Context: an optimization exercise on an open-source flow, tuned for small area and a short achievable clock period. The choices shown serve that exercise and are no tape-out recipe.
In this exercise RTL edits were held to simulation tests only and were not proved equivalent to the original.
The series may have gaps, and a smaller design here may also do less where the tests do not look.

==> flow/design.v <==
module mm_fa (input a, input b, input c, output s, output co);
assign s  = a ^ b ^ c;
assign co = (a & b) | (c & (a ^ b));
endmodule
module mm_ha (input a, input b, output s, output co);
assign s  = a ^ b;
assign co = a & b;
endmodule
module montgomery_multiply (
    input           clk,
    input   [11:0]  a0,
    input   [11:0]  b0,
    output  [11:0]  r
);
reg [22:0] px1;
reg [21:0] py1;
reg [23:0] p2r;
reg [12:0] qhn3;
reg [12:0] pl3;
reg [12:0] r4;
wire w1;
wire w2;
wire w3;
wire w4;
wire w5;
wire w6;
wire w7;
wire w8;
wire w9;
wire w10;
wire w11;
wire w12;
wire w13;
wire w14;
wire w15;
wire w16;
wire w17;
wire w18;
wire w19;
wire w20;
wire w21;
wire w22;
wire w23;
wire w24;
wire w25;
wire w26;
wire w27;
wire w28;
wire w29;
wire w30;
wire w31;
wire w32;
wire w33;
wire w34;
wire w35;
wire w36;
wire w37;
wire w38;
wire w39;
wire w40;
wire w41;
wire w42;
wire w43;
wire w44;
wire w45;
wire w46;
wire w47;
wire w48;
wire w49;
wire w50;
wire w51;
wire w52;
wire w53;
wire w54;
wire w55;
wire w56;
wire w57;
wire w58;
wire w59;
wire w60;
wire w61;
wire w62;
wire w63;
wire w64;
wire w65;
wire w66;
wire w67;
wire w68;
wire w69;
wire w70;
wire w71;
wire w72;
wire w73;
wire w74;
wire w75;
wire w76;
wire w77;
wire w78;
wire w79;
wire w80;
wire w81;
wire w82;
wire w83;
wire w84;
wire w85;
wire w86;
wire w87;
wire w88;
wire w89;
wire w90;
wire w91;
wire w92;
wire w93;
wire w94;
wire w95;
wire w96;
wire w97;
wire w98;
wire w99;
wire w100;
wire w101;
wire w102;
wire w103;
wire w104;
wire w105;
wire w106;
wire w107;
wire w108;
wire w109;
wire w110;
wire w111;
wire w112;
wire w113;
wire w114;
wire w115;
wire w116;
wire w117;
wire w118;
wire w119;
wire w120;
wire w121;
wire w122;
wire w123;
wire w124;
wire w125;
wire w126;
wire w127;
wire w128;
wire w129;
wire w130;
wire w131;
wire w132;
wire w133;
wire w134;
wire w135;
wire w136;
wire w137;
wire w138;
wire w139;
wire w140;
wire w141;
wire w142;
wire w143;
wire w144;
wire w145;
wire w146;
wire w147;
wire w148;
wire w149;
wire w150;
wire w151;
wire w152;
wire w153;
wire w154;
wire w155;
wire w156;
wire w157;
wire w158;
wire w159;
wire w160;
wire w161;
wire w162;
wire w163;
wire w164;
wire w165;
wire w166;
wire w167;
wire w168;
wire w169;
wire w170;
wire w171;
wire w172;
wire w173;
wire w174;
wire w175;
wire w176;
wire w177;
wire w178;
wire w179;
wire w180;
wire w181;
wire w182;
wire w183;
wire w184;
wire w185;
wire w186;
wire w187;
wire w188;
wire w189;
wire w190;
wire w191;
wire w192;
wire w193;
wire w194;
wire w195;
wire w196;
wire w197;
wire w198;
wire w199;
wire w200;
wire w201;
wire w202;
wire w203;
wire w204;
wire w205;
wire w206;
wire w207;
wire w208;
wire w209;
wire w210;
wire w211;
wire w212;
wire w213;
wire w214;
wire w215;
wire w216;
wire w217;
wire w218;
wire w219;
wire w220;
wire w221;
wire w222;
wire w223;
wire w224;
wire w225;
wire w226;
wire w227;
wire w228;
wire w229;
wire w230;
wire w231;
wire w232;
wire w233;
wire w234;
wire w235;
wire w236;
wire w237;
wire w238;
wire w239;
wire w240;
wire w241;
wire w242;
wire w243;
wire w244;
wire w245;
wire w246;
wire w247;
wire w248;
wire w249;
wire w250;
wire w251;
wire w252;
wire w253;
wire w254;
wire w255;
wire w256;
wire w257;
wire w258;
wire w259;
wire w260;
wire w261;
wire w262;
wire w263;
wire w264;
wire w265;
wire w266;
wire w267;
wire w268;
wire w269;
wire w270;
wire w271;
wire w272;
wire w273;
wire w274;
wire w275;
wire w276;
wire w277;
wire w278;
wire w279;
wire w280;
wire w281;
wire w282;
wire w283;
wire w284;
wire w285;
wire w286;
wire w287;
wire w288;
wire w289;
wire w290;
wire w291;
wire w292;
wire w293;
wire w294;
wire w295;
wire w296;
wire w297;
wire w298;
wire w299;
wire w300;
wire w301;
wire w302;
wire w303;
wire w304;
wire w305;
wire w306;
wire w307;
wire w308;
wire w309;
wire w310;
wire w311;
wire w312;
wire w313;
wire w314;
wire w315;
wire w316;
wire w317;
wire w318;
wire w319;
wire w320;
wire w321;
wire w322;
wire w323;
wire w324;
wire w325;
wire w326;
wire w327;
wire w328;
wire w329;
wire w330;
wire w331;
wire w332;
wire w333;
wire w334;
wire w335;
wire w336;
wire w337;
wire w338;
wire w339;
wire w340;
wire w341;
wire w342;
wire w343;
wire w344;
wire w345;
wire w346;
wire w347;
wire w348;
wire w349;
wire w350;
wire w351;
wire w352;
wire w353;
wire w354;
wire w355;
wire w356;
wire w357;
wire w358;
wire w359;
wire w360;
wire w361;
wire w362;
wire w363;
wire w364;
wire w365;
wire w366;
wire w367;
wire w368;
wire w369;
wire w370;
wire w371;
wire w372;
wire w373;
wire w374;
wire w375;
wire w376;
wire w377;
wire w378;
wire w379;
wire w380;
wire w381;
wire w382;
wire w383;
wire w384;
wire w385;
wire w386;
wire w387;
wire w388;
wire w389;
wire w390;
wire w391;
wire w392;
wire w393;
wire w394;
wire w395;
wire w396;
wire w397;
wire w398;
wire w399;
wire w400;
wire w401;
wire w402;
wire w403;
wire w404;
wire w405;
wire w406;
wire w407;
wire w408;
wire w409;
wire w410;
wire w411;
wire w412;
wire w413;
wire w414;
wire w415;
wire w416;
wire w417;
wire w418;
wire w419;
wire w420;
wire w421;
wire w422;
wire w423;
wire w424;
wire w425;
wire w426;
wire w427;
wire w428;
wire w429;
wire w430;
wire w431;
wire w432;
wire w433;
wire w434;
wire w435;
wire w436;
wire w437;
wire w438;
wire w439;
wire w440;
wire w441;
wire w442;
wire w443;
wire w444;
wire w445;
wire w446;
wire w447;
wire w448;
wire w449;
wire w450;
wire w451;
wire w452;
wire w453;
wire w454;
wire w455;
wire w456;
wire w457;
wire w458;
wire w459;
wire w460;
wire w461;
wire w462;
wire w463;
wire w464;
wire w465;
wire w466;
wire w467;
wire w468;
wire w469;
wire w470;
assign w1 = a0[0] & b0[0];
assign w2 = a0[0] & b0[1];
assign w3 = a0[0] & b0[2];
assign w4 = a0[0] & b0[3];
assign w5 = a0[0] & b0[4];
assign w6 = a0[0] & b0[5];
assign w7 = a0[0] & b0[6];
assign w8 = a0[0] & b0[7];
assign w9 = a0[0] & b0[8];
assign w10 = a0[0] & b0[9];
assign w11 = a0[0] & b0[10];
assign w12 = a0[0] & b0[11];
assign w13 = a0[1] & b0[0];
assign w14 = a0[1] & b0[1];
assign w15 = a0[1] & b0[2];
assign w16 = a0[1] & b0[3];
assign w17 = a0[1] & b0[4];
assign w18 = a0[1] & b0[5];
assign w19 = a0[1] & b0[6];
assign w20 = a0[1] & b0[7];
assign w21 = a0[1] & b0[8];
assign w22 = a0[1] & b0[9];
assign w23 = a0[1] & b0[10];
assign w24 = a0[1] & b0[11];
assign w25 = a0[2] & b0[0];
assign w26 = a0[2] & b0[1];
assign w27 = a0[2] & b0[2];
assign w28 = a0[2] & b0[3];
assign w29 = a0[2] & b0[4];
assign w30 = a0[2] & b0[5];
assign w31 = a0[2] & b0[6];
assign w32 = a0[2] & b0[7];
assign w33 = a0[2] & b0[8];
assign w34 = a0[2] & b0[9];
assign w35 = a0[2] & b0[10];
assign w36 = a0[2] & b0[11];
assign w37 = a0[3] & b0[0];
assign w38 = a0[3] & b0[1];
assign w39 = a0[3] & b0[2];
assign w40 = a0[3] & b0[3];
assign w41 = a0[3] & b0[4];
assign w42 = a0[3] & b0[5];
assign w43 = a0[3] & b0[6];
assign w44 = a0[3] & b0[7];
assign w45 = a0[3] & b0[8];
assign w46 = a0[3] & b0[9];
assign w47 = a0[3] & b0[10];
assign w48 = a0[3] & b0[11];
assign w49 = a0[4] & b0[0];
assign w50 = a0[4] & b0[1];
assign w51 = a0[4] & b0[2];
assign w52 = a0[4] & b0[3];
assign w53 = a0[4] & b0[4];
assign w54 = a0[4] & b0[5];
assign w55 = a0[4] & b0[6];
assign w56 = a0[4] & b0[7];
assign w57 = a0[4] & b0[8];
assign w58 = a0[4] & b0[9];
assign w59 = a0[4] & b0[10];
assign w60 = a0[4] & b0[11];
assign w61 = a0[5] & b0[0];
assign w62 = a0[5] & b0[1];
assign w63 = a0[5] & b0[2];
assign w64 = a0[5] & b0[3];
assign w65 = a0[5] & b0[4];
assign w66 = a0[5] & b0[5];
assign w67 = a0[5] & b0[6];
assign w68 = a0[5] & b0[7];
assign w69 = a0[5] & b0[8];
assign w70 = a0[5] & b0[9];
assign w71 = a0[5] & b0[10];
assign w72 = a0[5] & b0[11];
assign w73 = a0[6] & b0[0];
assign w74 = a0[6] & b0[1];
assign w75 = a0[6] & b0[2];
assign w76 = a0[6] & b0[3];
assign w77 = a0[6] & b0[4];
assign w78 = a0[6] & b0[5];
assign w79 = a0[6] & b0[6];
assign w80 = a0[6] & b0[7];
assign w81 = a0[6] & b0[8];
assign w82 = a0[6] & b0[9];
assign w83 = a0[6] & b0[10];
assign w84 = a0[6] & b0[11];
assign w85 = a0[7] & b0[0];
assign w86 = a0[7] & b0[1];
assign w87 = a0[7] & b0[2];
assign w88 = a0[7] & b0[3];
assign w89 = a0[7] & b0[4];
assign w90 = a0[7] & b0[5];
assign w91 = a0[7] & b0[6];
assign w92 = a0[7] & b0[7];
assign w93 = a0[7] & b0[8];
assign w94 = a0[7] & b0[9];
assign w95 = a0[7] & b0[10];
assign w96 = a0[7] & b0[11];
assign w97 = a0[8] & b0[0];
assign w98 = a0[8] & b0[1];
assign w99 = a0[8] & b0[2];
assign w100 = a0[8] & b0[3];
assign w101 = a0[8] & b0[4];
assign w102 = a0[8] & b0[5];
assign w103 = a0[8] & b0[6];
assign w104 = a0[8] & b0[7];
assign w105 = a0[8] & b0[8];
assign w106 = a0[8] & b0[9];
assign w107 = a0[8] & b0[10];
assign w108 = a0[8] & b0[11];
assign w109 = a0[9] & b0[0];
assign w110 = a0[9] & b0[1];
assign w111 = a0[9] & b0[2];
assign w112 = a0[9] & b0[3];
assign w113 = a0[9] & b0[4];
assign w114 = a0[9] & b0[5];
assign w115 = a0[9] & b0[6];
assign w116 = a0[9] & b0[7];
assign w117 = a0[9] & b0[8];
assign w118 = a0[9] & b0[9];
assign w119 = a0[9] & b0[10];
assign w120 = a0[9] & b0[11];
assign w121 = a0[10] & b0[0];
assign w122 = a0[10] & b0[1];
assign w123 = a0[10] & b0[2];
assign w124 = a0[10] & b0[3];
assign w125 = a0[10] & b0[4];
assign w126 = a0[10] & b0[5];
assign w127 = a0[10] & b0[6];
assign w128 = a0[10] & b0[7];
assign w129 = a0[10] & b0[8];
assign w130 = a0[10] & b0[9];
assign w131 = a0[10] & b0[10];
assign w132 = a0[10] & b0[11];
assign w133 = a0[11] & b0[0];
assign w134 = a0[11] & b0[1];
assign w135 = a0[11] & b0[2];
assign w136 = a0[11] & b0[3];
assign w137 = a0[11] & b0[4];
assign w138 = a0[11] & b0[5];
assign w139 = a0[11] & b0[6];
assign w140 = a0[11] & b0[7];
assign w141 = a0[11] & b0[8];
assign w142 = a0[11] & b0[9];
assign w143 = a0[11] & b0[10];
assign w144 = a0[11] & b0[11];
mm_ha u_w145 (.a(w10), .b(w21), .s(w145), .co(w146));
mm_fa u_w147 (.a(w11), .b(w22), .c(w33), .s(w147), .co(w148));
mm_ha u_w149 (.a(w44), .b(w55), .s(w149), .co(w150));
mm_fa u_w151 (.a(w12), .b(w23), .c(w34), .s(w151), .co(w152));
mm_fa u_w153 (.a(w45), .b(w56), .c(w67), .s(w153), .co(w154));
mm_ha u_w155 (.a(w78), .b(w89), .s(w155), .co(w156));
mm_fa u_w157 (.a(w24), .b(w35), .c(w46), .s(w157), .co(w158));
mm_fa u_w159 (.a(w57), .b(w68), .c(w79), .s(w159), .co(w160));
mm_ha u_w161 (.a(w90), .b(w101), .s(w161), .co(w162));
mm_fa u_w163 (.a(w36), .b(w47), .c(w58), .s(w163), .co(w164));
mm_fa u_w165 (.a(w69), .b(w80), .c(w91), .s(w165), .co(w166));
mm_fa u_w167 (.a(w48), .b(w59), .c(w70), .s(w167), .co(w168));
mm_ha u_w169 (.a(w7), .b(w18), .s(w169), .co(w170));
mm_fa u_w171 (.a(w8), .b(w19), .c(w30), .s(w171), .co(w172));
mm_ha u_w173 (.a(w41), .b(w52), .s(w173), .co(w174));
mm_fa u_w175 (.a(w9), .b(w20), .c(w31), .s(w175), .co(w176));
mm_fa u_w177 (.a(w42), .b(w53), .c(w64), .s(w177), .co(w178));
mm_ha u_w179 (.a(w75), .b(w86), .s(w179), .co(w180));
mm_fa u_w181 (.a(w32), .b(w43), .c(w54), .s(w181), .co(w182));
mm_fa u_w183 (.a(w65), .b(w76), .c(w87), .s(w183), .co(w184));
mm_fa u_w185 (.a(w98), .b(w109), .c(w145), .s(w185), .co(w186));
mm_fa u_w187 (.a(w66), .b(w77), .c(w88), .s(w187), .co(w188));
mm_fa u_w189 (.a(w99), .b(w110), .c(w121), .s(w189), .co(w190));
mm_fa u_w191 (.a(w146), .b(w147), .c(w149), .s(w191), .co(w192));
mm_fa u_w193 (.a(w100), .b(w111), .c(w122), .s(w193), .co(w194));
mm_fa u_w195 (.a(w133), .b(w148), .c(w150), .s(w195), .co(w196));
mm_fa u_w197 (.a(w151), .b(w153), .c(w155), .s(w197), .co(w198));
mm_fa u_w199 (.a(w112), .b(w123), .c(w134), .s(w199), .co(w200));
mm_fa u_w201 (.a(w152), .b(w154), .c(w156), .s(w201), .co(w202));
mm_fa u_w203 (.a(w157), .b(w159), .c(w161), .s(w203), .co(w204));
mm_fa u_w205 (.a(w102), .b(w113), .c(w124), .s(w205), .co(w206));
mm_fa u_w207 (.a(w135), .b(w158), .c(w160), .s(w207), .co(w208));
mm_fa u_w209 (.a(w162), .b(w163), .c(w165), .s(w209), .co(w210));
mm_fa u_w211 (.a(w81), .b(w92), .c(w103), .s(w211), .co(w212));
mm_fa u_w213 (.a(w114), .b(w125), .c(w136), .s(w213), .co(w214));
mm_fa u_w215 (.a(w164), .b(w166), .c(w167), .s(w215), .co(w216));
mm_fa u_w217 (.a(w60), .b(w71), .c(w82), .s(w217), .co(w218));
mm_fa u_w219 (.a(w93), .b(w104), .c(w115), .s(w219), .co(w220));
mm_fa u_w221 (.a(w126), .b(w137), .c(w168), .s(w221), .co(w222));
mm_fa u_w223 (.a(w72), .b(w83), .c(w94), .s(w223), .co(w224));
mm_fa u_w225 (.a(w105), .b(w116), .c(w127), .s(w225), .co(w226));
mm_fa u_w227 (.a(w84), .b(w95), .c(w106), .s(w227), .co(w228));
mm_ha u_w229 (.a(w5), .b(w16), .s(w229), .co(w230));
mm_fa u_w231 (.a(w6), .b(w17), .c(w28), .s(w231), .co(w232));
mm_ha u_w233 (.a(w39), .b(w50), .s(w233), .co(w234));
mm_fa u_w235 (.a(w29), .b(w40), .c(w51), .s(w235), .co(w236));
mm_fa u_w237 (.a(w62), .b(w73), .c(w169), .s(w237), .co(w238));
mm_fa u_w239 (.a(w63), .b(w74), .c(w85), .s(w239), .co(w240));
mm_fa u_w241 (.a(w170), .b(w171), .c(w173), .s(w241), .co(w242));
mm_fa u_w243 (.a(w97), .b(w172), .c(w174), .s(w243), .co(w244));
mm_fa u_w245 (.a(w175), .b(w177), .c(w179), .s(w245), .co(w246));
mm_fa u_w247 (.a(w176), .b(w178), .c(w180), .s(w247), .co(w248));
mm_fa u_w249 (.a(w181), .b(w183), .c(w185), .s(w249), .co(w250));
mm_fa u_w251 (.a(w182), .b(w184), .c(w186), .s(w251), .co(w252));
mm_fa u_w253 (.a(w187), .b(w189), .c(w191), .s(w253), .co(w254));
mm_fa u_w255 (.a(w188), .b(w190), .c(w192), .s(w255), .co(w256));
mm_fa u_w257 (.a(w193), .b(w195), .c(w197), .s(w257), .co(w258));
mm_fa u_w259 (.a(w194), .b(w196), .c(w198), .s(w259), .co(w260));
mm_fa u_w261 (.a(w199), .b(w201), .c(w203), .s(w261), .co(w262));
mm_fa u_w263 (.a(w200), .b(w202), .c(w204), .s(w263), .co(w264));
mm_fa u_w265 (.a(w205), .b(w207), .c(w209), .s(w265), .co(w266));
mm_fa u_w267 (.a(w206), .b(w208), .c(w210), .s(w267), .co(w268));
mm_fa u_w269 (.a(w211), .b(w213), .c(w215), .s(w269), .co(w270));
mm_fa u_w271 (.a(w212), .b(w214), .c(w216), .s(w271), .co(w272));
mm_fa u_w273 (.a(w217), .b(w219), .c(w221), .s(w273), .co(w274));
mm_fa u_w275 (.a(w138), .b(w218), .c(w220), .s(w275), .co(w276));
mm_fa u_w277 (.a(w222), .b(w223), .c(w225), .s(w277), .co(w278));
mm_fa u_w279 (.a(w117), .b(w128), .c(w139), .s(w279), .co(w280));
mm_fa u_w281 (.a(w224), .b(w226), .c(w227), .s(w281), .co(w282));
mm_fa u_w283 (.a(w96), .b(w107), .c(w118), .s(w283), .co(w284));
mm_fa u_w285 (.a(w129), .b(w140), .c(w228), .s(w285), .co(w286));
mm_fa u_w287 (.a(w108), .b(w119), .c(w130), .s(w287), .co(w288));
mm_ha u_w289 (.a(w4), .b(w15), .s(w289), .co(w290));
mm_fa u_w291 (.a(w27), .b(w38), .c(w49), .s(w291), .co(w292));
mm_fa u_w293 (.a(w61), .b(w230), .c(w231), .s(w293), .co(w294));
mm_fa u_w295 (.a(w232), .b(w234), .c(w235), .s(w295), .co(w296));
mm_fa u_w297 (.a(w236), .b(w238), .c(w239), .s(w297), .co(w298));
mm_fa u_w299 (.a(w240), .b(w242), .c(w243), .s(w299), .co(w300));
mm_fa u_w301 (.a(w244), .b(w246), .c(w247), .s(w301), .co(w302));
mm_fa u_w303 (.a(w248), .b(w250), .c(w251), .s(w303), .co(w304));
mm_fa u_w305 (.a(w252), .b(w254), .c(w255), .s(w305), .co(w306));
mm_fa u_w307 (.a(w256), .b(w258), .c(w259), .s(w307), .co(w308));
mm_fa u_w309 (.a(w260), .b(w262), .c(w263), .s(w309), .co(w310));
mm_fa u_w311 (.a(w264), .b(w266), .c(w267), .s(w311), .co(w312));
mm_fa u_w313 (.a(w268), .b(w270), .c(w271), .s(w313), .co(w314));
mm_fa u_w315 (.a(w272), .b(w274), .c(w275), .s(w315), .co(w316));
mm_fa u_w317 (.a(w276), .b(w278), .c(w279), .s(w317), .co(w318));
mm_fa u_w319 (.a(w280), .b(w282), .c(w283), .s(w319), .co(w320));
mm_fa u_w321 (.a(w141), .b(w284), .c(w286), .s(w321), .co(w322));
mm_fa u_w323 (.a(w120), .b(w131), .c(w142), .s(w323), .co(w324));
mm_ha u_w325 (.a(w3), .b(w14), .s(w325), .co(w326));
mm_fa u_w327 (.a(w26), .b(w37), .c(w289), .s(w327), .co(w328));
mm_fa u_w329 (.a(w229), .b(w290), .c(w291), .s(w329), .co(w330));
mm_fa u_w331 (.a(w233), .b(w292), .c(w293), .s(w331), .co(w332));
mm_fa u_w333 (.a(w237), .b(w294), .c(w295), .s(w333), .co(w334));
mm_fa u_w335 (.a(w241), .b(w296), .c(w297), .s(w335), .co(w336));
mm_fa u_w337 (.a(w245), .b(w298), .c(w299), .s(w337), .co(w338));
mm_fa u_w339 (.a(w249), .b(w300), .c(w301), .s(w339), .co(w340));
mm_fa u_w341 (.a(w253), .b(w302), .c(w303), .s(w341), .co(w342));
mm_fa u_w343 (.a(w257), .b(w304), .c(w305), .s(w343), .co(w344));
mm_fa u_w345 (.a(w261), .b(w306), .c(w307), .s(w345), .co(w346));
mm_fa u_w347 (.a(w265), .b(w308), .c(w309), .s(w347), .co(w348));
mm_fa u_w349 (.a(w269), .b(w310), .c(w311), .s(w349), .co(w350));
mm_fa u_w351 (.a(w273), .b(w312), .c(w313), .s(w351), .co(w352));
mm_fa u_w353 (.a(w277), .b(w314), .c(w315), .s(w353), .co(w354));
mm_fa u_w355 (.a(w281), .b(w316), .c(w317), .s(w355), .co(w356));
mm_fa u_w357 (.a(w285), .b(w318), .c(w319), .s(w357), .co(w358));
mm_fa u_w359 (.a(w287), .b(w320), .c(w321), .s(w359), .co(w360));
mm_fa u_w361 (.a(w288), .b(w322), .c(w323), .s(w361), .co(w362));
mm_fa u_w363 (.a(w132), .b(w143), .c(w324), .s(w363), .co(w364));
mm_ha u_w365 (.a(p2r[12]), .b(~p2r[16]), .s(w365), .co(w366));
mm_fa u_w367 (.a(p2r[11]), .b(p2r[13]), .c(~p2r[17]), .s(w367), .co(w368));
mm_ha u_w369 (.a(p2r[12]), .b(p2r[14]), .s(w369), .co(w370));
mm_ha u_w371 (.a(p2r[13]), .b(p2r[15]), .s(w371), .co(w372));
mm_ha u_w373 (.a(p2r[14]), .b(p2r[16]), .s(w373), .co(w374));
mm_ha u_w375 (.a(p2r[15]), .b(p2r[17]), .s(w375), .co(w376));
mm_ha u_w377 (.a(~p2r[18]), .b(p2r[11]), .s(w377), .co(w378));
mm_fa u_w379 (.a(~p2r[19]), .b(p2r[10]), .c(w366), .s(w379), .co(w380));
mm_fa u_w381 (.a(~p2r[18]), .b(~p2r[20]), .c(w368), .s(w381), .co(w382));
mm_fa u_w383 (.a(~p2r[19]), .b(~p2r[21]), .c(w370), .s(w383), .co(w384));
mm_fa u_w385 (.a(~p2r[20]), .b(~p2r[22]), .c(w372), .s(w385), .co(w386));
mm_fa u_w387 (.a(~p2r[21]), .b(~p2r[23]), .c(w374), .s(w387), .co(w388));
mm_fa u_w389 (.a(p2r[18]), .b(~p2r[22]), .c(~p2r[16]), .s(w389), .co(w390));
mm_fa u_w391 (.a(p2r[19]), .b(~p2r[23]), .c(p2r[16]), .s(w391), .co(w392));
mm_ha u_w393 (.a(p2r[18]), .b(p2r[20]), .s(w393), .co(w394));
mm_ha u_w395 (.a(~p2r[11]), .b(~p2r[13]), .s(w395), .co(w396));
mm_ha u_w397 (.a(~p2r[12]), .b(~p2r[14]), .s(w397), .co(w398));
mm_ha u_w399 (.a(~p2r[13]), .b(~p2r[15]), .s(w399), .co(w400));
mm_fa u_w401 (.a(p2r[10]), .b(~p2r[14]), .c(~p2r[16]), .s(w401), .co(w402));
mm_fa u_w403 (.a(~p2r[15]), .b(~p2r[17]), .c(~p2r[11]), .s(w403), .co(w404));
mm_fa u_w405 (.a(~p2r[10]), .b(w365), .c(w377), .s(w405), .co(w406));
mm_fa u_w407 (.a(w367), .b(w378), .c(w379), .s(w407), .co(w408));
mm_fa u_w409 (.a(w369), .b(w380), .c(w381), .s(w409), .co(w410));
mm_fa u_w411 (.a(w371), .b(w382), .c(w383), .s(w411), .co(w412));
mm_fa u_w413 (.a(w373), .b(w384), .c(w385), .s(w413), .co(w414));
mm_fa u_w415 (.a(w375), .b(w386), .c(w387), .s(w415), .co(w416));
mm_fa u_w417 (.a(w376), .b(w388), .c(w389), .s(w417), .co(w418));
mm_fa u_w419 (.a(~p2r[17]), .b(w390), .c(w391), .s(w419), .co(w420));
mm_fa u_w421 (.a(p2r[17]), .b(w392), .c(w393), .s(w421), .co(w422));
mm_fa u_w423 (.a(p2r[21]), .b(~p2r[19]), .c(w394), .s(w423), .co(w424));
mm_fa u_w425 (.a(p2r[22]), .b(p2r[19]), .c(~p2r[20]), .s(w425), .co(w426));
mm_fa u_w427 (.a(p2r[23]), .b(p2r[20]), .c(~p2r[21]), .s(w427), .co(w428));
mm_ha u_w429 (.a(p2r[21]), .b(~p2r[22]), .s(w429), .co(w430));
mm_ha u_w431 (.a(p2r[22]), .b(~p2r[23]), .s(w431), .co(w432));
mm_fa u_w433 (.a(qhn3[11]), .b(qhn3[3]), .c(qhn3[1]), .s(w433), .co(w434));
mm_fa u_w435 (.a(pl3[12]), .b(qhn3[12]), .c(qhn3[4]), .s(w435), .co(w436));
mm_ha u_w437 (.a(qhn3[2]), .b(qhn3[1]), .s(w437), .co(w438));
mm_ha u_w439 (.a(pl3[9]), .b(qhn3[9]), .s(w439), .co(w440));
mm_fa u_w441 (.a(qhn3[10]), .b(qhn3[2]), .c(qhn3[0]), .s(w441), .co(w442));
mm_fa u_w443 (.a(qhn3[0]), .b(pl3[10]), .c(~pl3[11]), .s(w443), .co(w444));
mm_fa u_w445 (.a(pl3[11]), .b(w434), .c(w435), .s(w445), .co(w446));
mm_ha u_w447 (.a(pl3[1]), .b(qhn3[1]), .s(w447), .co(w448));
mm_ha u_w449 (.a(pl3[2]), .b(qhn3[2]), .s(w449), .co(w450));
mm_ha u_w451 (.a(pl3[3]), .b(qhn3[3]), .s(w451), .co(w452));
mm_ha u_w453 (.a(pl3[4]), .b(qhn3[4]), .s(w453), .co(w454));
mm_ha u_w455 (.a(pl3[5]), .b(qhn3[5]), .s(w455), .co(w456));
mm_ha u_w457 (.a(pl3[6]), .b(qhn3[6]), .s(w457), .co(w458));
mm_ha u_w459 (.a(pl3[7]), .b(qhn3[7]), .s(w459), .co(w460));
mm_fa u_w461 (.a(qhn3[8]), .b(qhn3[0]), .c(~pl3[8]), .s(w461), .co(w462));
mm_fa u_w463 (.a(qhn3[1]), .b(pl3[8]), .c(w439), .s(w463), .co(w464));
mm_fa u_w465 (.a(~pl3[10]), .b(w440), .c(w441), .s(w465), .co(w466));
mm_fa u_w467 (.a(w433), .b(w442), .c(w443), .s(w467), .co(w468));
mm_fa u_w469 (.a(w437), .b(w444), .c(w445), .s(w469), .co(w470));
wire [23:0] p2 = {1'b0, px1[22], px1[21], px1[20], px1[19], px1[18], px1[17], px1[16], px1[15], px1[14], px1[13], px1[12], px1[11], px1[10], px1[9], px1[8], px1[7], px1[6], px1[5], px1[4], px1[3], px1[2], px1[1], px1[0]} + {1'b0, py1[21], py1[20], py1[19], py1[18], py1[17], py1[16], py1[15], py1[14], py1[13], py1[12], py1[11], py1[10], py1[9], py1[8], py1[7], py1[6], py1[5], py1[4], py1[3], py1[2], py1[1], py1[0], 1'b0};
wire [22:0] qs3 = {~p2r[23], w430, w428, w426, w424, w422, w420, w418, w416, w414, w412, w410, w408, w406, w404, w402, w400, w398, w396, ~p2r[10], ~p2r[12], ~p2r[11], p2r[10]} + {w432, w431, w429, w427, w425, w423, w421, w419, w417, w415, w413, w411, w409, w407, w405, w403, w401, w399, w397, w395, p2r[10], ~p2r[10], 1'b0};
wire [12:0] ra4 = {w468, w466, w464, w462, w460, w458, w456, w454, w452, w450, w448, pl3[0], qhn3[0]} + {w469, w467, w465, w463, w461, w459, w457, w455, w453, w451, w449, w447, ~pl3[0]};
always @(posedge clk) begin
    px1[0] <= w1;
    px1[1] <= w2;
    px1[2] <= w25;
    px1[3] <= w326;
    px1[4] <= w328;
    px1[5] <= w330;
    px1[6] <= w332;
    px1[7] <= w334;
    px1[8] <= w336;
    px1[9] <= w338;
    px1[10] <= w340;
    px1[11] <= w342;
    px1[12] <= w344;
    px1[13] <= w346;
    px1[14] <= w348;
    px1[15] <= w350;
    px1[16] <= w352;
    px1[17] <= w354;
    px1[18] <= w356;
    px1[19] <= w358;
    px1[20] <= w360;
    px1[21] <= w362;
    px1[22] <= w144;
    py1[0] <= w13;
    py1[1] <= w325;
    py1[2] <= w327;
    py1[3] <= w329;
    py1[4] <= w331;
    py1[5] <= w333;
    py1[6] <= w335;
    py1[7] <= w337;
    py1[8] <= w339;
    py1[9] <= w341;
    py1[10] <= w343;
    py1[11] <= w345;
    py1[12] <= w347;
    py1[13] <= w349;
    py1[14] <= w351;
    py1[15] <= w353;
    py1[16] <= w355;
    py1[17] <= w357;
    py1[18] <= w359;
    py1[19] <= w361;
    py1[20] <= w363;
    py1[21] <= w364;
    p2r[0] <= p2[0];
    p2r[1] <= p2[1];
    p2r[2] <= p2[2];
    p2r[3] <= p2[3];
    p2r[4] <= p2[4];
    p2r[5] <= p2[5];
    p2r[6] <= p2[6];
    p2r[7] <= p2[7];
    p2r[8] <= p2[8];
    p2r[9] <= p2[9];
    p2r[10] <= p2[10];
    p2r[11] <= p2[11];
    p2r[12] <= p2[12];
    p2r[13] <= p2[13];
    p2r[14] <= p2[14];
    p2r[15] <= p2[15];
    p2r[16] <= p2[16];
    p2r[17] <= p2[17];
    p2r[18] <= p2[18];
    p2r[19] <= p2[19];
    p2r[20] <= p2[20];
    p2r[21] <= p2[21];
    p2r[22] <= p2[22];
    p2r[23] <= p2[23];
    qhn3[0] <= ~qs3[10];
    qhn3[1] <= ~qs3[11];
    qhn3[2] <= ~qs3[12];
    qhn3[3] <= ~qs3[13];
    qhn3[4] <= ~qs3[14];
    qhn3[5] <= ~qs3[15];
    qhn3[6] <= ~qs3[16];
    qhn3[7] <= ~qs3[17];
    qhn3[8] <= ~qs3[18];
    qhn3[9] <= ~qs3[19];
    qhn3[10] <= ~qs3[20];
    qhn3[11] <= ~qs3[21];
    qhn3[12] <= ~qs3[22];
    pl3[0] <= p2r[0];
    pl3[1] <= p2r[1];
    pl3[2] <= p2r[2];
    pl3[3] <= p2r[3];
    pl3[4] <= p2r[4];
    pl3[5] <= p2r[5];
    pl3[6] <= p2r[6];
    pl3[7] <= p2r[7];
    pl3[8] <= p2r[8];
    pl3[9] <= p2r[9];
    pl3[10] <= p2r[10];
    pl3[11] <= p2r[11];
    pl3[12] <= p2r[12];
    r4 <= ra4;
end
assign r = r4[12] ? r4[11:0] + 12'd3329 : r4[11:0];
endmodule
module montgomery_top (
    input           clk     ,
    input           rst_n   ,
    input           en      ,
    input   [11:0]  a       ,
    input   [11:0]  b       ,
    output          busy    ,
    output          done    ,
    output  [11:0]  r
);
reg [4:0] vld;
always @(posedge clk) begin
    if (!rst_n) vld <= 5'd0;
    else        vld <= {vld[3:0], en};
end
assign done = vld[4];
assign busy = en | done;
reg [11:0] a0, b0;
always @(posedge clk) begin
    a0 <= a;
    b0 <= b;
end
montgomery_multiply u_mm (.clk(clk), .a0(a0), .b0(b0), .r(r));
endmodule
==> flow/run.sh <==
#!/bin/bash
# synth_recipe.tcl (not shown) runs the flow's synth.tcl, then flattens the netlist and writes it again
# the make line also repeats each setting of config.mk as NAME=value (left out here)
make -C /OpenROAD-flow-scripts/flow DESIGN_CONFIG=/design/flow/config.mk WORK_HOME=/design/flow/orfs CLKGATE_MAP_FILE= SYNTH_SCRIPT=/design/flow/synth_recipe.tcl finish
==> flow/config.mk <==
export PLATFORM = sky130hd
export DESIGN_NAME = montgomery_top
export DESIGN_NICKNAME = montgomery_top
export VERILOG_FILES = /design/flow/design.v
export SDC_FILE = /design/flow/constraint.sdc
export NUM_CORES = 4
export LEC_CHECK = 0
export ABC_CLOCK_PERIOD_IN_PS = 3300
export CAP_MARGIN = 20
export CORE_MARGIN = 2
export CORE_UTILIZATION = 65
export CTS_CLUSTER_SIZE = 40
export SETUP_SLACK_MARGIN = 4.6
export SLEW_MARGIN = 20
export SYNTH_HIERARCHICAL = 1
==> flow/constraint.sdc <==
create_clock -name core_clock -period 8.0 [get_ports {clk}]
set_input_delay 1.6000 -clock core_clock [delete_from_list [all_inputs] [get_ports {clk}]]
set_output_delay 1.6000 -clock core_clock [all_outputs]
set_load 0.01 [all_outputs]
==> impl_metrics.yaml, run 1 <==
finish:
  mostFrequentLayoutCells: "and2_1, fa_1, dfxtp_1"
  syn_to_final_growth_pct: 14.31
  fin_cells: 1082
  clkCellAreaFrac_pct: 5.606
  drive_gt1_share_pct: 9.688
  multi_input_area_sq_mm: 0.006606
  seq_area_share_pct: 25.55
  regArea_sq_mm: 0.002760
  final_cell_area_sq_mm: 0.01080
  finalNetCount: 1132
  nonClockBufferCount: 51
  diodes: 0
  final_common_cell: "and2_1"
  post-route-util_pct: 75.18
  multi_input_gates: 645
  dominant_cells: "multi-input gates"
  bufAreaShareNonClock_pct: 4.413
  multi_input_area_share_pct: 61.15
  clkbuf_count: 21
  inv_count: 33
  n_sequential_cell: 137
  n_fill_cell: 947
placement:
  placed_cell_area_sq_mm: 0.009978
  port_buffers: 40
  dpl_worst_slack_ns: 3.680
  hpwl_microns: 14230
  place_congestion: 0.9397
  numPlacedInstances: 1039
die:
  start_util_pct: 65.77
  taps: 184
  pin_count: 41
  die_h_microns: 124.6
  floorplan.rows: 44
  die_x_microns: 124.6
  core_area_sq_mm: 0.01437
  die_area_sq_mm: 0.01552
hold_path:
  min-delay-start: "u_mm.p2r[7]"
  min_to: "u_mm.pl3[7]"
  hold_path.class: "reg -> reg"
  whs_path_depth: 0
timing:
  fin_setup_tns_ns: 0
  drv_slew: 0
  max_clock_freq_mhz: 275.9
  tightest_slew_ns: 0.4491
  finalCritPeriodShare_pct: 45.31
  holdWs_ns: 0.3241
  clock_skew_ns: 0.01263
  hold_violations: 0
  final.min_clock_period_ns: 3.625
  slew_headroom_pct: 69.29
  timing.final.ws_setup_ns: 4.375
  setup_viol: 0
  rsz0062_at_grt: "yes"
synthesis:
  ys_seq_elements: 137
  synth-xor-area-share_pct: 5.097
  synth_top_area_share_pct: 29.02
  synth_compound_area_share_pct: 8.394
  ys_seq_area_share_pct: 29.02
  synth.avg_cell_area_sq_um: 11.21
  synth-edff-count: 0
  synth-simple-area-share_pct: 15.25
  yosysUniqueCellTypes: 50
  synth_mux_area_share_pct: 0.1192
  syn_inst: 843
  synth_fa_ha_area_share_pct: 39.69
  ys_top_cells_by_area: "dfxtp_1, fa_1, ha_1"
  synth_top_family_by_area: "adder cells"
  syn_area_sq_mm: 0.009450
  ys.flop_type: "dfxtp_1"
  syn-num-nets: 1090
  yosys.area.top_type: "dfxtp_1"
  synth_async_sr_flop_share_pct: 0
  yosys_warnings: 8
setup_path:
  crit_family: "simple AND/OR/NAND/NOR gates"
  crit_path_frequent_cell: "buf_6"
  rr_endpoint: "u_mm.qhn3[12]"
  r2r_setup_slack_ns: 4.73
  cp_max_fo: 2
  cp_num_buf_inv: 2
  crit_path_start_kind: "input port"
  critical_path.cell_chain: "buf_6 -> or2_4 -> buf_6"
  critPathMaxStageDelay_ns: 0.22
  reg2reg_depth: 11
  crit_type: "in -> out"
  cp_slowest_cell: "or2_4"
  crit_arrival_ns: 2.02
  worst_setup_path_end_kind: "output pin"
  cp.required_ns: 6.40
  timing.rr.start: "u_mm.p2r[11]"
clock_tree:
  clock_tree.root_cell: "clkbuf_16"
  cts_setup_buffers: 4
  cts_buffer_depth: 2
  cts_hold_buf: 0
  cts_tree: "done"
  cts_resized: 49
  cts-buffers-inserted: 17
  clk_latency_ns: 0.42
  clock_sinks: 137
  clk_pin_slew_ns: 0.05
  h-tree-depth: 4
global_route:
  grt_max_degree: 17
  grt_use_total_pct: 25.50
  grt_pass1_wl_microns: 31650
  antenna_found_initial: 0
  grt_pass1_vias: 6824
  gr-total-overflow: 0
status:
  status: "timing/DRC/antenna clean"
routing:
  routed_wl_microns: 18860
  wl_per_cell_microns: 17.43
  drtAntennaViolNets: 0
  vias_per_cell: 5.674
  drc: 0
  drt_first_iter_violations: 341
  vias: 6139
  firstDrtPassIters: 5
job:
  cap_viol_max_count: 0
run 1: synth_stat cells (all sizes together), types with 4 or more instances:
cell type / n
clkbuf: 28
and2: 151
o211ai: 4
fa: 133
xor2: 12
nor3: 8
nor2b: 6
o21a: 6
nand3: 6
inv: 33
nand4: 9
ha: 87
a21o: 13
nor2: 33
o21bai: 4
nand2: 25
nand2b: 4
o31ai: 5
xnor2: 43
dfxtp: 137
a21oi: 40
o21ai: 17
run 1: flip-flops by register name, indices dropped and copies added (netlist names):
register,count
b0,12
vld,5
u_mm.r4,13
u_mm.qhn3,13
a0,12
u_mm.px1,23
u_mm.pl3,13
u_mm.p2r,24
u_mm.py1,22
run 1: layer usage:
metal | GRT usage [%] | routed length, microns | part of all wire [%] | vias up
met1 | 30.22 | 7874 | 42 | 3032
met3 | 5.498 | 804 | 4.3 | 50
li1 | - | - | - | 2872
met2 | 45.07 | 9576 | 51 | 185
met5 | 0 | 0 | 0 | -
met4 | 10.51 | 609 | 3.2 | 0
run 1: how the worst max path moves through the flow:
stage                      end  from  cells after the start
final                     busy    en                      3
after global routing      busy    en                      3
after CTS                 busy    en                      3
after detailed placement  busy    en                      3
after global placement    busy    en                      3
after floorplan           busy    en                      1
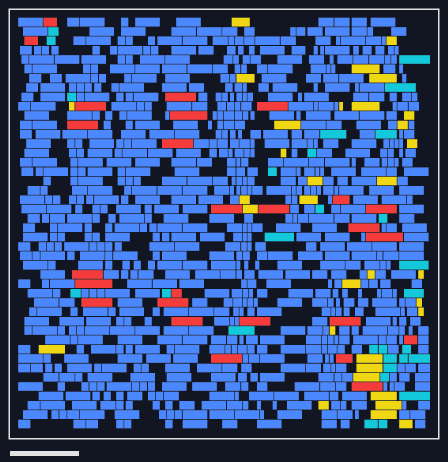
run_1/sizes.png
Bar = 20 microns.
[blue] _0 and _1 cells | cells: 811 | share: 90%
[cyan] _3 and _4 cells | cells: 28 | share: 3.1%
[red] _6 and larger | cells: 26 | share: 2.9%
[yellow] _2 cells | cells: 33 | share: 3.7%

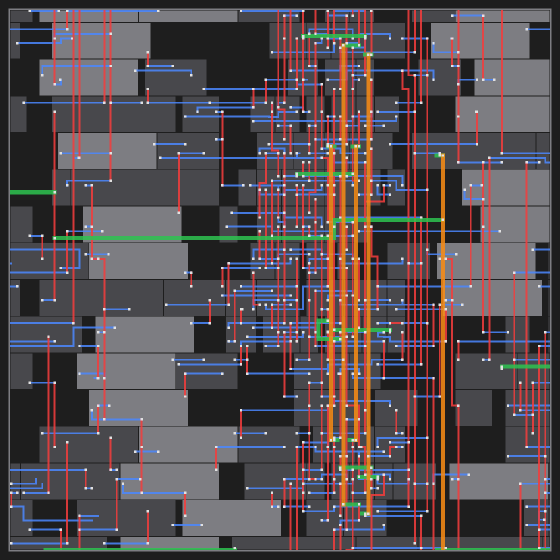
run_1/detail.png
Window x 42 to 82, y 67 to 107 microns. Cells in gray, sequential cells in the stronger gray; small squares are vias.
[orange] metal 4
[red] metal 2
[green] metal 3
[blue] metal 1
most frequent: dfxtp_1 (18), a21oi_1 (10), ha_1 (9)
netlist names of flops here include: `u_mm.p2r` (8), `u_mm.py1` (6), `u_mm.px1` (5)
sequential cells in the window: 19
cells with their middle in the window: 102

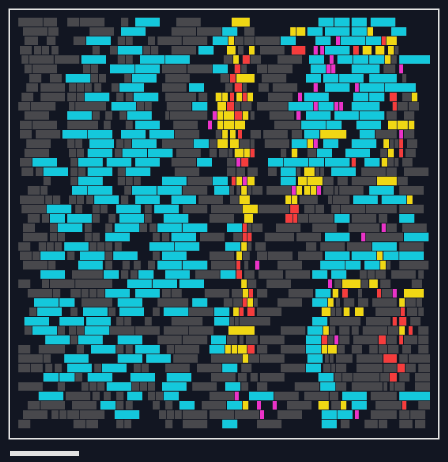
run_1/logic_types.png
Bar = 20 microns.
[magenta] inverters | cells: 33
[yellow] inverting AOI/OAI gates | cells: 86
[cyan] adder and majority cells | cells: 220 | where: all over the die
[red] NAND gates | cells: 46

run_1/placement_by_type.png
Bar = 20 microns.
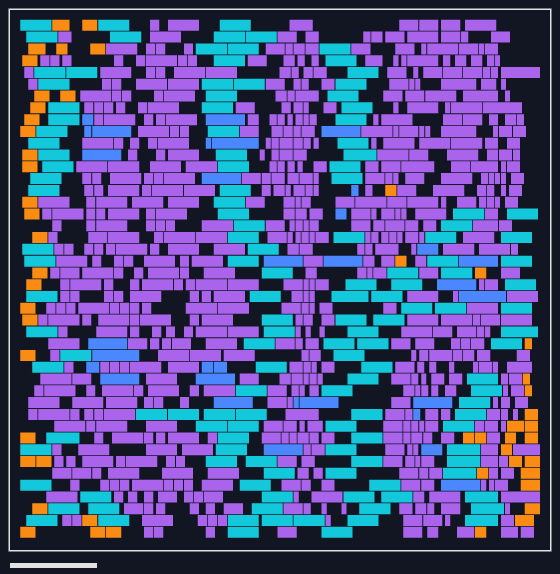

## Run 2: large edit since run 1, in outline
flow/design.v: 924 -> 1637 lines; modules unchanged: 3
  montgomery_multiply: edited, 892 -> 1605 lines
--- a/flow/config.mk
+++ b/flow/config.mk
@@ -6,10 +6,11 @@
 export NUM_CORES = 4
 export LEC_CHECK = 0
-export ABC_CLOCK_PERIOD_IN_PS = 3300
+export ABC_CLOCK_PERIOD_IN_PS = 3500
 export CAP_MARGIN = 20
 export CORE_MARGIN = 2
 export CORE_UTILIZATION = 65
+export CTS_BUF_LIST = sky130_fd_sc_hd__clkbuf_8
 export CTS_CLUSTER_SIZE = 40
-export SETUP_SLACK_MARGIN = 4.6
+export SETUP_SLACK_MARGIN = 4.4
 export SLEW_MARGIN = 20
 export SYNTH_HIERARCHICAL = 1
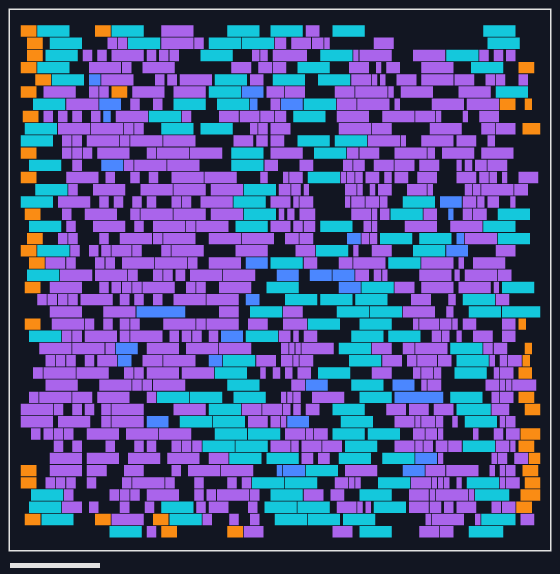
run_2/placement_by_type.png
Bar = 20 microns.
[purple] combinational and other logic | cells: 572
[blue] clock drivers and dummy loads | cells: 32
[cyan] flops | cells: 137
[orange] other buffers and delay cells | cells: 41

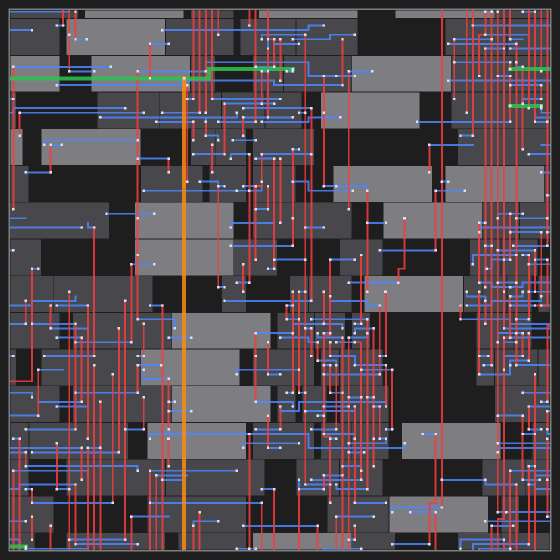
run_2/detail.png
Window x 40 to 80, y 64 to 104 microns. Cells in gray, sequential cells in the stronger gray; small squares are vias.
[green] metal 3
[red] metal 2
[orange] metal 4
[blue] metal 1
sequential cells in the window: 18
netlist names of flops here include: `u_mm.p2r` (8), `u_mm.px1` (5), `u_mm.py1` (5)
most frequent: dfxtp_1 (18), fa_1 (15), ha_1 (11)
cells with their middle in the window: 87

==> impl_metrics.yaml, run 2 <==
status:
  status: "timing/DRC/antenna clean"
routing:
  dr.max_layer_used: "met4"
  drtAntennaViolNets: 0
  vias: 5256
  firstDrtPassIters: 4
  wl_per_cell_microns: 17.39
  met2_length_microns: 8581
  drc: 0
  vias_per_cell: 5.486
  dr_wl_met3_microns: 734
  drt-met1-wl_microns: 6910
  routed_wl_microns: 16660
  drt_first_iter_violations: 228
clock_tree:
  cts_tree: "done"
  clk_latency_ns: 0.44
  h-tree-depth: 4
  cts_buffer_depth: 2
  clock_tree.root_cell: "clkbuf_8"
  cts_setup_buffers: 0
  cts-buffers-inserted: 17
  cts_resized: 15
  cts_hold_buf: 0
  clock_sinks: 137
  clk_pin_slew_ns: 0.07
setup_path:
  crit_type: "in -> out"
  reg2reg_depth: 6
  r2r_setup_slack_ns: 4.67
  cp_num_buf_inv: 2
  cp_slowest_cell: "or2_1"
  critPathMaxStageDelay_ns: 0.21
  cp.required_ns: 6.40
  cp_max_fo: 2
  crit_arrival_ns: 2.04
  critical_path.cell_chain: "buf_6 -> or2_1 -> buf_2"
  crit_path_start_kind: "input port"
  rr_endpoint: "u_mm.py1[11]"
  worst_setup_path_end_kind: "output pin"
  cp-startpoint: "en"
  timing.rr.start: "a0[0]"
  crit_family: "buffers and inverters"
finish:
  final_common_cell: "and2_1"
  mostFrequentLayoutCells: "and2_1, fa_1, dfxtp_1"
  reg_top3: "u_mm.p2r x24, u_mm.px1 x23, u_mm.py1 x22"
  final_cell_area_sq_mm: 0.009726
  post-route-util_pct: 73.44
  syn_to_final_growth_pct: 10.66
  finalNetCount: 1011
  fin_cells: 958
  n_fill_cell: 958
  drive_gt1_share_pct: 7.289
  diodes: 0
  largest_reg_flops: 24
  largest_register: "u_mm.p2r"
timing:
  rsz0062_at_grt: "yes"
  clock_skew_ns: 0.01441
  hold_violations: 0
  fin_setup_tns_ns: 0
  final.min_clock_period_ns: 3.639
  max_clock_freq_mhz: 274.8
  slew_headroom_pct: 65.47
  holdWs_ns: 0.3294
  drv_slew: 0
  finalCritPeriodShare_pct: 45.48
  tightest_slew_ns: 0.5173
  setup_viol: 0
  timing.final.ws_setup_ns: 4.361
synthesis:
  synth_mux_area_share_pct: 0.1281
  yosys_warnings: 8
  ys_seq_area_share_pct: 31.21
  synth_async_sr_flop_share_pct: 0
  yosys.area.top_type: "fa_1"
  synthTopCellsByCount: "and2_1, fa_1, dfxtp_1, ha_1, inv_1"
  synth_top_family_by_area: "adder cells"
  synth-xor-area-share_pct: 4.584
  ys.flop_type: "dfxtp_1"
  syn_area_sq_mm: 0.008788
  syn_inst: 734
  synth_top_area_share_pct: 31.44
  syn-num-nets: 976
  synth_fa_ha_area_share_pct: 42.40
  synth_compound_area_share_pct: 4.841
  synth-simple-area-share_pct: 14.24
  synth-edff-count: 0
  ys_top_cells_by_area: "fa_1, dfxtp_1, ha_1"
  ys_seq_elements: 137
  synth.avg_cell_area_sq_um: 11.97
  yosysUniqueCellTypes: 43
  yosysMostFrequentCell: "and2_1"
hold_path:
  min-delay-start: "u_mm.p2r[9]"
  whs_path_depth: 0
  min_to: "u_mm.pl3[9]"
  hold_path.class: "reg -> reg"
global_route:
  grt_use_total_pct: 25.71
  antenna_found_initial: 0
  use_met3_pct: 5.377
  met1_usage_pct: 30.50
  grt_pass1_vias: 5861
  gr-total-overflow: 0
  grt_pass1_wl_microns: 28320
  grt_util_met2_pct: 45.92
  grt_max_degree: 17
  grt-busiest-layer: "met2"
die:
  floorplan.rows: 42
  die_x_microns: 120.3
  die_area_sq_mm: 0.01447
  start_util_pct: 66.36
  core_area_sq_mm: 0.01324
  pin_count: 41
  die_h_microns: 120.3
job:
  cap_viol_max_count: 0
placement:
  numPlacedInstances: 925
  hpwl_microns: 12630
  place_congestion: 0.8496
  port_buffers: 40
  dpl_worst_slack_ns: 3.691
  placed_cell_area_sq_mm: 0.009315
==> run 2: cell types whose count changed in the layout (fill, tap and decap cells not counted), moves of 9 or more <==
cell,change
clkbuf_8,+18
clkbuf_16,-17
a21oi_1,-17
buf_4,-9
nor2_1,-16
xnor2_1,-12
==> run 2: worst max path at each step <==
stage / cells past startpoint / endpoint
global route: 3 / busy
floorplan: 1 / busy
CTS: 3 / busy
global placement: 3 / busy
finish: 3 / busy
detailed placement: 3 / busy
==> run 2: layout make-up <==
type	instances	area (sq um)	share of cell area, %
Multi-Input combinational cell	536	5826	59.90
Timing Repair Buffer	41	392.9	4.040
Clock buffer	20	275.3	2.830
Sequential cell	137	2751	28.29
Inverter	36	135.1	1.389
Tap cell	176	220.2	2.264
Clock inverter	12	125.1	1.287
==> run 2: modules after synthesis, one instance, submodules excluded <==
module | times used | area, sq um | cells inside
mm_fa | 128 | 20.02 | 1
mm_ha | 29 | 12.51 | 1
montgomery_multiply | 1 | 5245 | 542
montgomery_top | 1 | 618.1 | 35
==> run 2: worst register-to-register path, delay by kind of cell, from the launching register on <==
family / cells / cell delay [ns]
flops: 1 / 0.60
fa+ha+maj: 5 / 2.37
simple gates: 1 / 0.24

## re-timing with driven ports
No port has a modelled driver above. Below, the same layouts with a new extraction and two added sets of constraints. Step 1: set_driving_cell puts a clkbuf_16 on clk and a buf_2 on each other input, an assumption about the parent block. Step 2, shift: input delay + t, output delay - t, t = (earliest + latest rising clock arrival at the registers) / 2. This alone moves slack from input paths to output paths. Slacks: no drivers / after step 1 / after step 2; pairs: no drivers / after step 1.
| run | t, ns | slack for setup (ns) | worst setup path at the end | cell pins on the clock port's net |
|---|---|---|---|---|
| run 1 | 0.457 | 4.375 / 4.344 / 4.344 | input to output | 1 |
| run 2 | 0.470 | 4.361 / 4.324 / 4.324 | input to output | 1 |
After both steps setup and hold are still met in every run listed. For run 2, which loses most, drivers alone change the setup slack by -0.037 ns; drivers and shift together by -0.037 ns.
